This design comes from an exercise in tuning for small area and few clock cycles on the open sky130 flow, not from production work.
Only simulation tests tie the RTL to the original design; equivalence was not proved.
Power and IR drop assume default switching activity.

[run.sh]
#!/bin/bash
# synth_recipe.tcl (not shown) runs the flow's synth.tcl, then flattens the netlist and writes it again
# the make line also repeats each setting of config.mk as NAME=value (left out here)
make -C /OpenROAD-flow-scripts/flow DESIGN_CONFIG=/design/flow/config.mk WORK_HOME=/design/flow/orfs CLKGATE_MAP_FILE= SYNTH_SCRIPT=/design/flow/synth_recipe.tcl finish
[config.mk]
export PLATFORM = sky130hd
export DESIGN_NAME = ddr_app_top
export DESIGN_NICKNAME = ddr_app_top
export VERILOG_FILES = /design/flow/design.v
export SDC_FILE = /design/flow/constraint.sdc
export NUM_CORES = 4
export LEC_CHECK = 0
export CAP_MARGIN = 20
export CORE_AREA = 5 5 235 235
export DIE_AREA = 0 0 240 240
export SLEW_MARGIN = 20
[constraint.sdc]
create_clock -name core_clock -period 5.0 [get_ports {clk}]
set_input_delay 1.0000 -clock core_clock [delete_from_list [all_inputs] [get_ports {clk}]]
set_output_delay 1.0000 -clock core_clock [all_outputs]
set_load 0.01 [all_outputs]
[design.v]
`timescale 1ns / 1ps
module ddr_arb(
    clk     ,
    rst_n   ,
    wr_en   ,
    wr_req  ,
    wr_done ,
    rd_en   ,
    rd_req  ,
    rd_done  
);
parameter   IDLE    =   4'b0001,
            ARB     =   4'b0010,
            WR      =   4'b0100,
            RD      =   4'b1000,
            STATE_W =   4; 
input                   clk             ;
input                   rst_n           ;
output                  wr_en           ;
input                   wr_req          ;
input                   wr_done         ;
output                  rd_en           ;
input                   rd_req          ;
input                   rd_done         ;
reg                     wr_en           ;
reg                     rd_en           ;
reg     [STATE_W-1:0]   state_c         ;
reg     [STATE_W-1:0]   state_n         ;
wire                    idl2arb_start   ;
wire                    arb2wr_start    ;
wire                    arb2rd_start    ;
wire                    wr2arb_start    ;
wire                    rd2arb_start    ;
reg                     wr_flag         ;
reg                     rd_flag         ;
always@(posedge clk or negedge rst_n)begin  
    if(!rst_n)begin   
        state_c <= IDLE;
    end 
    else begin
        state_c <= state_n; 
    end
end
always@(*)begin 
case(state_c)   
    IDLE: begin  
        if(idl2arb_start)begin 
            state_n = ARB;
        end
        else begin
            state_n = state_c; 
        end
    end
    ARB:begin
        if(arb2wr_start)begin
            state_n = WR;
        end
        else if(arb2rd_start)begin
            state_n = RD;
        end
        else begin
            state_n = state_c;
        end
    end
    WR:begin
        if(wr2arb_start)begin 
            state_n = ARB;
        end
        else begin
            state_n = state_c;
        end
    end
    RD:begin
        if(rd2arb_start)begin 
            state_n = ARB;
        end
        else begin
            state_n = state_c;
        end
    end
    default:begin
        state_n = IDLE;
    end 
    endcase
end
assign idl2arb_start= state_c == IDLE && 1      ;
assign arb2wr_start = state_c == ARB  && wr_req ;
assign arb2rd_start = state_c == ARB  && rd_req ;
assign wr2arb_start = state_c == WR   && wr_done;
assign rd2arb_start = state_c == RD   && rd_done;
always @(posedge clk or negedge rst_n)begin
    if(!rst_n)
        wr_flag <= 0;
    else if(state_c == ARB & wr_req)
        wr_flag <= 1;
    else if(state_c == WR)
        wr_flag <= 0;
end
always @(posedge clk or negedge rst_n)begin
    if(!rst_n)
        wr_en <= 0;
    else if(state_c == WR & wr_flag)
        wr_en <= 1;
    else
        wr_en <= 0;
end
always @(posedge clk or negedge rst_n)begin
    if(!rst_n)
        rd_flag <= 0;
    else if(state_c == ARB & rd_req)
        rd_flag <= 1;
    else if(state_c == RD)
        rd_flag <= 0;
end
always @(posedge clk or negedge rst_n)begin
    if(!rst_n)
        rd_en <= 0;
    else if(state_c == RD & rd_flag)
        rd_en <= 1;
    else
        rd_en <= 0;
end
endmodule
`timescale 1ns / 1ps
module ddr_wrapp(
    clk         ,
    rst_n       ,
    en          ,
    bl          ,
    addr        ,
    dat_i       ,
    dat_req     ,
    done        ,
    busy        ,
    app_cmd     ,
    app_addr    ,
    app_en      ,
    app_wdf_data,
    app_wdf_end ,
    app_wdf_wren,
    app_rdy     ,
    app_wdf_rdy  
);
parameter   ADDR_W  =   28  ;
parameter   DATA_W  =   128 ;
parameter   BURST_L =   8   ;
parameter   BL_W    =   8   ;
parameter   STATE_W     =   2      ,
            IDLE        =   2'b01  ,
            WRANDADDR   =   2'b10  ;
input                   clk             ;
input                   rst_n           ;
input                   en              ;
input   [BL_W-1:0]      bl              ;
input   [ADDR_W-1:0]    addr            ;
input   [DATA_W-1:0]    dat_i           ;
output                  dat_req         ;
output                  done            ;
output                  busy            ;
output  [2:0]           app_cmd         ;
output  [ADDR_W-1:0]    app_addr        ;
output                  app_en          ;
output  [DATA_W-1:0]    app_wdf_data    ;
output                  app_wdf_end     ;
output                  app_wdf_wren    ;
input                   app_rdy         ;
input                   app_wdf_rdy     ;
wire    [2:0]           app_cmd         = 3'b000;
wire    [ADDR_W-1:0]    app_addr        ;
wire                    app_en          ;
wire    [DATA_W-1:0]    app_wdf_data    ;
wire                    app_wdf_end     ;
wire                    app_wdf_wren    ;
wire                    dat_req         ;
reg                     done            ;
reg                     busy            ;
reg     [BL_W-2:0]      cnt_wr          ;
wire                    add_cnt_wr      ;
wire                    end_cnt_wr      ;
reg     [ADDR_W-1:0]    cnt_addr        ;
wire                    add_cnt_addr    ;
wire                    end_cnt_addr    ;
reg     [BL_W-2:0]      bl_reg          ;
reg     [STATE_W-1:0]   state_c             ;
reg     [STATE_W-1:0]   state_n             ;
wire                    idl2wrandaddr_start ;
wire                    wrandaddr2addr_start;
always@(posedge clk or negedge rst_n)begin  
    if(!rst_n)begin   
        state_c <= IDLE;
    end 
    else begin
        state_c <= state_n; 
    end
end
always@(*)begin 
case(state_c)   
    IDLE: begin  
        if(idl2wrandaddr_start)begin 
            state_n = WRANDADDR;
        end
        else begin
            state_n = state_c; 
        end
    end
    WRANDADDR:begin
        if(wrandaddr2addr_start)begin
            state_n = IDLE;
        end
        else begin
            state_n = state_c;
        end
    end
    default:begin
        state_n = IDLE;
    end 
    endcase
end
assign idl2wrandaddr_start  = state_c == IDLE && en;
assign wrandaddr2addr_start = state_c == WRANDADDR && end_cnt_wr;
always @(posedge clk)begin
    if(!rst_n)
        bl_reg <= 1;
    else if(state_c == IDLE & en & (bl >= 1))
        bl_reg <= bl;
end
always @(posedge clk or negedge rst_n)begin
    if(!rst_n)begin
        cnt_wr <= 0;
    end
    else if(add_cnt_wr)begin
        if(end_cnt_wr)
            cnt_wr <= 0;
        else
            cnt_wr <= cnt_wr + 1;
    end
end
assign add_cnt_wr = state_c == WRANDADDR & app_rdy & app_wdf_rdy;
assign end_cnt_wr = add_cnt_wr && cnt_wr == bl_reg - 1;
always @(posedge clk or negedge rst_n)begin
    if(!rst_n)begin
        cnt_addr <= 0;
    end
    else if(state_c == IDLE && en)begin
        cnt_addr <= addr;
    end
    else if(add_cnt_addr)begin
        if(end_cnt_addr)
            cnt_addr <= 0;
        else
            cnt_addr <= cnt_addr + BURST_L;
    end
end
assign add_cnt_addr = state_c == WRANDADDR & app_rdy & app_wdf_rdy;
assign end_cnt_addr = end_cnt_wr;
assign app_wdf_wren =   add_cnt_wr;
assign app_wdf_end  =   add_cnt_wr;
assign app_en       =   add_cnt_wr;
assign dat_req      =   add_cnt_wr;
assign app_addr     =   cnt_addr  ;
assign app_wdf_data =   dat_i     ;
always @(posedge clk or negedge rst_n)begin
    if(!rst_n)
        done <= 0;
    else if(end_cnt_wr)
        done <= 1;
    else
        done <= 0;
end
always @(posedge clk or negedge rst_n)begin
    if(!rst_n)
        busy <= 0;
    else if(state_c == IDLE & en)
        busy <= 1;
    else if(done)
        busy <= 0;
end
endmodule
`timescale 1ns / 1ps
module ddr_rdapp(
    clk                 ,
    rst_n               ,
    en                  ,
    bl                  ,
    addr                ,
    dat_o               ,
    nd                  ,
    done                ,
    busy                ,
    app_cmd             ,
    app_addr            ,
    app_en              ,
    app_rd_data         ,
    app_rd_data_end     ,
    app_rdy             ,
    app_rd_data_valid    
);
parameter   ADDR_W  =   28  ;
parameter   DATA_W  =   128 ;
parameter   BURST_L =   8   ;
parameter   BL_W    =   8   ;
parameter   STATE_W     =   2      ,
            IDLE        =   2'b01  ,
            ADDRANDRD   =   2'b10  ;
input                   clk                 ;
input                   rst_n               ;
input                   en                  ;
input   [BL_W-1:0]      bl                  ;
input   [ADDR_W-1:0]    addr                ;
output  [DATA_W-1:0]    dat_o               ;
output                  nd                  ;
output                  done                ;
output                  busy                ;
output  [2:0]           app_cmd             ;
output  [ADDR_W-1:0]    app_addr            ;
output                  app_en              ;
input   [DATA_W-1:0]    app_rd_data         ;
input                   app_rd_data_end     ;
input                   app_rdy             ;
input                   app_rd_data_valid   ;
wire    [2:0]           app_cmd             = 3'b001;
wire    [ADDR_W-1:0]    app_addr            ;
wire                    app_en              ;
reg     [DATA_W-1:0]    dat_o               ;
reg                     nd                  ;
reg                     busy                ;
reg                     done                ;
reg     [STATE_W-1:0]   state_c             ;
reg     [STATE_W-1:0]   state_n             ;
wire                    idl2addrandrd_start ;
wire                    addrandrd2rd_start  ;
reg     [BL_W-2:0]      bl_reg              ;
reg     [BL_W-1:0]      cnt_raddr           ;
reg                     raddr_over          ;
wire                    add_cnt_raddr       ;
wire                    end_cnt_raddr       ;
reg     [ADDR_W-1:0]    cnt_addr            ;
wire                    add_cnt_addr        ;
wire                    end_cnt_addr        ;
reg     [BL_W-1:0]      cnt_rd              ;
wire                    add_cnt_rd          ;
wire                    end_cnt_rd          ;
always@(posedge clk or negedge rst_n)begin
    if(!rst_n)begin   
        state_c <= IDLE;
    end 
    else begin
        state_c <= state_n; 
    end
end
always@(*)begin 
case(state_c)   
    IDLE: begin  
        if(idl2addrandrd_start)begin 
            state_n = ADDRANDRD;
        end
        else begin
            state_n = state_c; 
        end
    end
    ADDRANDRD:begin
        if(addrandrd2rd_start)begin 
            state_n = IDLE;
        end
        else begin
            state_n = state_c;
        end
    end
    default:begin
        state_n = IDLE;
    end 
    endcase
end
assign idl2addrandrd_start   =   state_c == IDLE        && en         ;
assign addrandrd2rd_start    =   state_c == ADDRANDRD   && end_cnt_rd ;
always @(posedge clk or negedge rst_n)begin
    if(!rst_n)
        bl_reg <= 1;
    else if(state_c == IDLE & en & (bl >= 1))
        bl_reg <= bl;
end
always @(posedge clk or negedge rst_n)begin
    if(!rst_n)begin
        cnt_raddr <= 0;
    end
    else if(add_cnt_raddr)begin
        if(end_cnt_raddr)
            cnt_raddr <= 0;
        else
            cnt_raddr <= cnt_raddr + 1;
        end
end
assign add_cnt_raddr = (state_c == ADDRANDRD) & app_rdy & ~raddr_over;
always @(posedge clk or negedge rst_n)begin
    if(!rst_n)
        raddr_over <= 0;
    else if(end_cnt_raddr)
        raddr_over <= 1;
    else if(state_c == IDLE)
        raddr_over <= 0;
end
assign end_cnt_raddr = add_cnt_raddr && cnt_raddr == bl_reg - 1 ;
always @(posedge clk or negedge rst_n)begin
    if(!rst_n)begin
        cnt_addr <= 0;
    end
    else if(state_c == IDLE && en)begin
        cnt_addr <= addr;
    end
    else if(add_cnt_addr)begin
        if(end_cnt_addr)
            cnt_addr <= 0;
        else
            cnt_addr <= cnt_addr + BURST_L;
    end
end
assign add_cnt_addr = add_cnt_raddr;
assign end_cnt_addr = end_cnt_raddr;
always @(posedge clk or negedge rst_n)begin
    if(!rst_n)begin
        cnt_rd <= 0;
    end
    else if(add_cnt_rd)begin
        if(end_cnt_rd)
            cnt_rd <= 0;
        else
            cnt_rd <= cnt_rd + 1;
        end
end
assign add_cnt_rd = (state_c == ADDRANDRD) & app_rd_data_valid;
assign end_cnt_rd = add_cnt_rd && cnt_rd == bl_reg - 1 ;
assign app_addr     =   cnt_addr        ;
assign app_en       =   add_cnt_raddr   ;
always @(posedge clk or negedge rst_n)begin
    if(!rst_n)
        dat_o <= 0;
    else if((state_c == ADDRANDRD) & app_rd_data_valid)
        dat_o <= app_rd_data;
end
always @(posedge clk or negedge rst_n)begin
    if(!rst_n)
        nd <= 0;
    else if((state_c == ADDRANDRD) & app_rd_data_valid)
        nd <= 1;
    else
        nd <= 0;
end
always @(posedge clk or negedge rst_n)begin
    if(!rst_n)
        busy <= 0;
    else if(state_c == IDLE & en)
        busy <= 1;
    else if(done)
        busy <= 0;
end
always @(posedge clk)begin
    if(state_c == ADDRANDRD & end_cnt_rd)
        done <= 1;
    else
        done <= 0;
end
endmodule
`timescale 1ns / 1ps
module ddr_app_top(
    input               clk             ,
    input               rst_n           ,
    input               wr_req          ,
    input   [7:0]       wr_bl           ,
    input   [27:0]      wr_addr         ,
    input   [127:0]     wr_data         ,
    output              wr_dat_req      ,
    output              wr_done         ,
    output              wr_busy         ,
    input               rd_req          ,
    input   [7:0]       rd_bl           ,
    input   [27:0]      rd_addr         ,
    output  [127:0]     rd_data         ,
    output              rd_nd           ,
    output              rd_done         ,
    output              rd_busy         ,
    output  [2:0]       app_cmd         ,
    output  [27:0]      app_addr        ,
    output              app_en          ,
    output  [127:0]     app_wdf_data    ,
    output              app_wdf_end     ,
    output              app_wdf_wren    ,
    input               app_rdy         ,
    input               app_wdf_rdy     ,
    input   [127:0]     app_rd_data     ,
    input               app_rd_data_end ,
    input               app_rd_data_valid
);
wire            wr_en   ;
wire            rd_en   ;
wire    [2:0]   w_cmd   ;
wire    [27:0]  w_addr  ;
wire            w_en    ;
wire    [2:0]   r_cmd   ;
wire    [27:0]  r_addr  ;
wire            r_en    ;
ddr_arb u_arb(
    .clk        (clk        ),
    .rst_n      (rst_n      ),
    .wr_en      (wr_en      ),
    .wr_req     (wr_req     ),
    .wr_done    (wr_done    ),
    .rd_en      (rd_en      ),
    .rd_req     (rd_req     ),
    .rd_done    (rd_done    )
);
ddr_wrapp u_wrapp(
    .clk            (clk            ),
    .rst_n          (rst_n          ),
    .en             (wr_en          ),
    .bl             (wr_bl          ),
    .addr           (wr_addr        ),
    .dat_i          (wr_data        ),
    .dat_req        (wr_dat_req     ),
    .done           (wr_done        ),
    .busy           (wr_busy        ),
    .app_cmd        (w_cmd          ),
    .app_addr       (w_addr         ),
    .app_en         (w_en           ),
    .app_wdf_data   (app_wdf_data   ),
    .app_wdf_end    (app_wdf_end    ),
    .app_wdf_wren   (app_wdf_wren   ),
    .app_rdy        (app_rdy        ),
    .app_wdf_rdy    (app_wdf_rdy    )
);
ddr_rdapp u_rdapp(
    .clk                (clk                ),
    .rst_n              (rst_n              ),
    .en                 (rd_en              ),
    .bl                 (rd_bl              ),
    .addr               (rd_addr            ),
    .dat_o              (rd_data            ),
    .nd                 (rd_nd              ),
    .done               (rd_done            ),
    .busy               (rd_busy            ),
    .app_cmd            (r_cmd              ),
    .app_addr           (r_addr             ),
    .app_en             (r_en               ),
    .app_rd_data        (app_rd_data        ),
    .app_rd_data_end    (app_rd_data_end    ),
    .app_rdy            (app_rdy            ),
    .app_rd_data_valid  (app_rd_data_valid  )
);
assign app_en   = w_en | r_en;
assign app_cmd  = w_en ? w_cmd  : r_cmd ;
assign app_addr = w_en ? w_addr : r_addr;
endmodule
==> metrics.md <==
| Metric | Value |
|---|---|
| Wirelength, routed | `~43000 um` |
| Final setup viols | `0` |
| Netlist cell types | `75` |
| Routability congestion estimate | `0.892` |
| CP required | `4.00 ns` |
| GRT Util Overall | `0.142` |
| Max reg flops | `roughly 130` |
| Worst EP arrival | `3.27 ns` |
| HP Class | `input pin to async pin` |
| Num CTS Buffers | `30` |
| # hold bufs at CTS | `0` |
| Vias in the first global route | `roughly 11000` |
| Die Y | `approximately 240 um` |
| EDFF count, synth | `0` |
| Crit path capture type | `primary output` |
| # port buffers | `372` |
| H-tree depth | `1` |
| First-pass GRT wire length | `65000 um` |
| Crit path time final | `about 4.3 ns` |
| Status | `no timing/DRC/antenna violations` |
| P&R area growth vs syn | `36.7%` |
| RR Startpoint | `u_wrapp.bl_reg[0]` |
| Worst slew pin tran | `1.09 ns` |
| Lkg Pwr | `7.49 nW` |
| Top cell type by total area after synthesis | `dfrtp_1` |
| Worst-skew pair later-pin latency | `0.58 ns` |
| Crit Path Category | `input pin to primary output` |
| Worst rel slew slack | `0.268` |
| Pwr Density | `between 500 and 600 nW/um^2` |
| Clock sink count | `roughly 240` |
| Pre-Repair DR Iteration Count | `5` |
| Top flop regs | `u_rdapp.dat_o (128), u_rdapp.cnt_addr (28), u_wrapp.cnt_addr (28)` |
| Worst-case vdd ir drop | `between 0.3 and 0.4 mV` |
| Top cells by area, synth | `dfrtp_1 46%, nand2_1 17%, buf_4 8.2%` |
| Fin crit share | `0.853` |
| Synth cell count leaders | `556 x nand2_1, 227 x dfrtp_1, 134 x buf_4` |
| Initial Utilization | `0.235` |
| Cells after Synth | `about 1400` |
| MaxCap Viol Count | `0` |
| Final nets | `about 2000` |
| Global route overflow | `0` |
| Final Max Slew Viols | `0` |
| Die Wd | `240 um` |
| Synth Area in Compound Gates | `0.0852` |
| Most common cell in the netlist | `nand2_1` |
| CTS Buffer Depth | `3` |
| Clock Tree Root | `clkbuf_16` |
| Post-cts repair resize count | `0` |
| Largest family of logic cells by synthesized area | `simple AND/OR/NAND/NOR gates` |
| Largest net degree at the start of global routing | `93` |
| Reg2reg path depth | `9` |
| Clk pin slew, worst setup/hold paths | `approximately 0.060 ns` |
| CP startpoint kind | `input pin` |
| N_diodes | `0` |
| Async SR Flop Fraction | `0.967` |
| Initial DRC count | `between 500 and 600` |
Testbench counts, summed over its fixed seeds: cycles 14,816.
==> worst max-delay path, stage by stage <==
cell and delay [ns]:
clkdlybuf4s50_1 0.60, nand2_1 0.06, or2_2 0.29, clkinv_1 0.13, buf_12 0.26, nand2_1 0.21
nand2_1 0.15, clkdlybuf4s50_1 0.55
==> where the power goes <==
group / leakage, nW / switching, mW / internal (mW)
Combinational: 4.03 / 1.39 / 1.65
Sequential: 2.95 / 0.649 / 2.66
Clock: 0.501 / 0.878 / 1.38
Total: 7.49 / 2.92 / 5.69
==> cell type report <==
type                       instances  share of cell area
clock buffer                      43              0.0527
clock inverter                    10             0.00853
inverter                          16             0.00371
multi-input combinational        974               0.301
sequential                       239               0.352
tap                              688              0.0510
timing repair buffer             390               0.231
==> layout by cell type, fill, tap and decap left out, types with 5 or more instances in the layout <==
master           count
nand2_1            556
clkdlybuf4s50_1    371
dfrtp_1            227
nor2_1              41
xor2_1              35
o21ai_0             34
clkbuf_16           30
nand3_1             29
xnor2_1             24
nand4_1             24
o31ai_1             23
and3_1              20
a21oi_1             16
inv_1               14
buf_4               14
a221o_1             13
or3_1               12
nor3_1              11
mux2_2              11
clkbuf_8             9
dfxtp_1              8
nor4_1               7
a22oi_1              7
ha_1                 7
nand2b_1             6
o2111ai_1            6
a21boi_0             6
or4_1                5
nor3b_1              5
a21o_1               5
and2_1               5
o21a_1               5
==> routing by layer <==
metal,vias up,GRT usage,wire (um)
li1,5036,-,-
met5,-,0,0
met4,0,0.0691,2350
met3,101,0.0687,5470
met2,540,0.227,19400
met1,5143,0.158,15700
==> logic make-up after synthesis <==
logic type / Yosys count
buffers and inverters: 219
muxes: 14
and+or+nand+nor: 747
other: 1
adders and majority gates: 7
AOI/OAI and AO/OA: 145
xor gates and xnor gates: 59
DFF: 239
==> worst max-delay path by stage <==
| stage | startpoint | endpoint | slack, ns | cells after the start |
|---|---|---|---|---|
| global route | app_rdy | app_addr[9] | 0.64 | 8 |
| floorplan | app_wdf_rdy | app_addr[12] | 1.53 | 8 |
| detailed placement | app_rdy | app_addr[9] | 0.71 | 8 |
| CTS | app_rdy | app_addr[9] | 0.71 | 8 |
| global placement | app_rdy | app_addr[9] | 0.73 | 8 |
| finish | app_rdy | app_addr[9] | 0.73 | 8 |
==> stage by stage <==
stage	setup WS, ns	hold WS [ns]	area, sq um
after CTS	0.713	0.407	16900
after global routing	0.636	0.427	16900
after detailed placement	0.715	0.461	15800
after global placement	0.732	0.457	15800
final	0.733	0.401	16900
after floorplan	1.53	0.463	12300
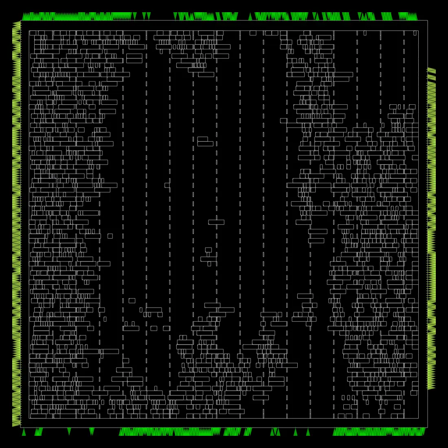
Figure 1: placed standard cells.
Non-Filler Instances: 2360
Core Area: 52400 sq um
Seq/total area: 0.352

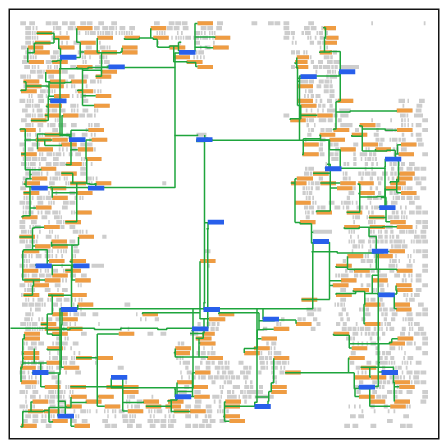
Figure 2: clock wires, drivers and flops.
- green: clock wires (length 4000 um)
- blue: cells driving clock nets (count 30)
- orange: flip-flops (count 239)
- routed clock nets: 31
- flops lie: all over the die

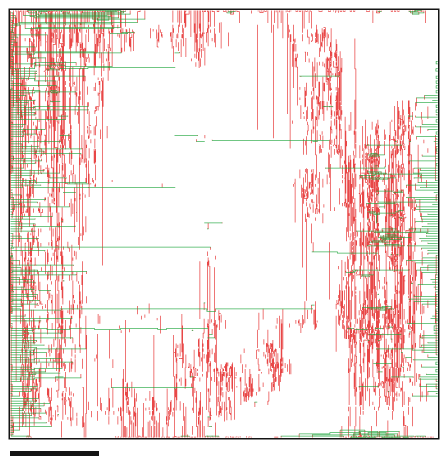
Figure 3: metal layers overlaid.
Bar = 50 um. Only two layers are drawn.
- green: met3 (wire length 5470 um)
- red: met2 (wire length 19400 um)
vias: 10800
wire length per cell: 18.2 um

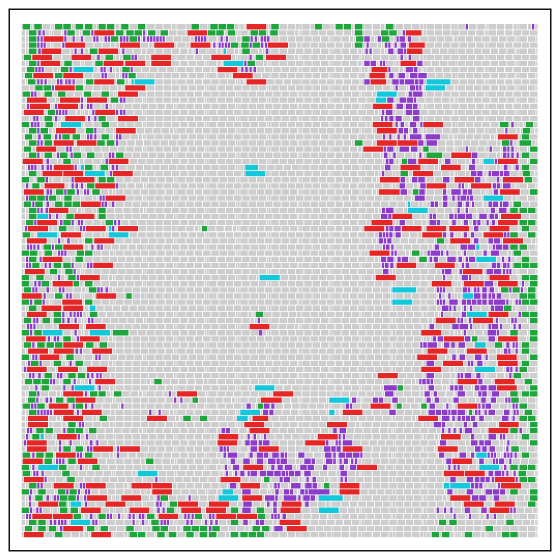
Figure 4: placement by cell class.
Fill, decap, tap and diode cells in gray.
- red: flip-flops (cells 239; share of their area 37%)
- purple: all other logic (cells 990; share of their area 32%)
- cyan: clock drivers and dummy loads (cells 53; share of their area 6.5%)
- green: other buffers and delay cells (cells 390; share of their area 24%)

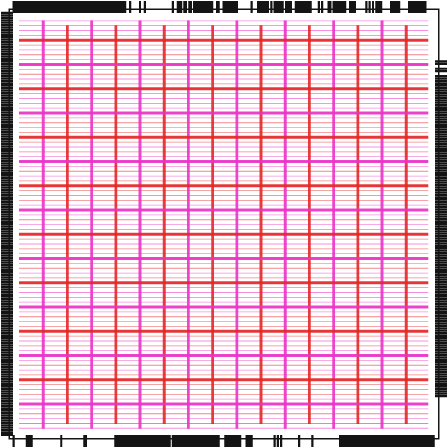
Figure 5: power grid.
Pins as bars on the die edge.
- magenta: VSS
- red: VDD
- met5 straps: 16
- met4 straps: 16

separate check: timing with driven ports:
In the flow no input, the clock included, has a driving cell. The finished layout below was timed again as built, in two steps. Step 1, drivers: a clkbuf_16 drives clk and a buf_2 each remaining input, both assumed. Step 2 adds t to the input delays and takes it off the output delays; t is the mean of the earliest and latest rising clock arrival at the registers after step 1. Input paths then give back, and output paths get back, about the clock's delay inside the block. Three values: no drivers, after step 1, after step 2; two values: the first two.
t (ns): 0.615
setup WS [ns]: 0.733 / 0.649 / 0.649
worst slew at a driven data input, ns: 0.13
After both steps this run still meets setup and hold. The setup slack of this run moves by -0.084 ns with the drivers and by -0.084 ns with both steps.
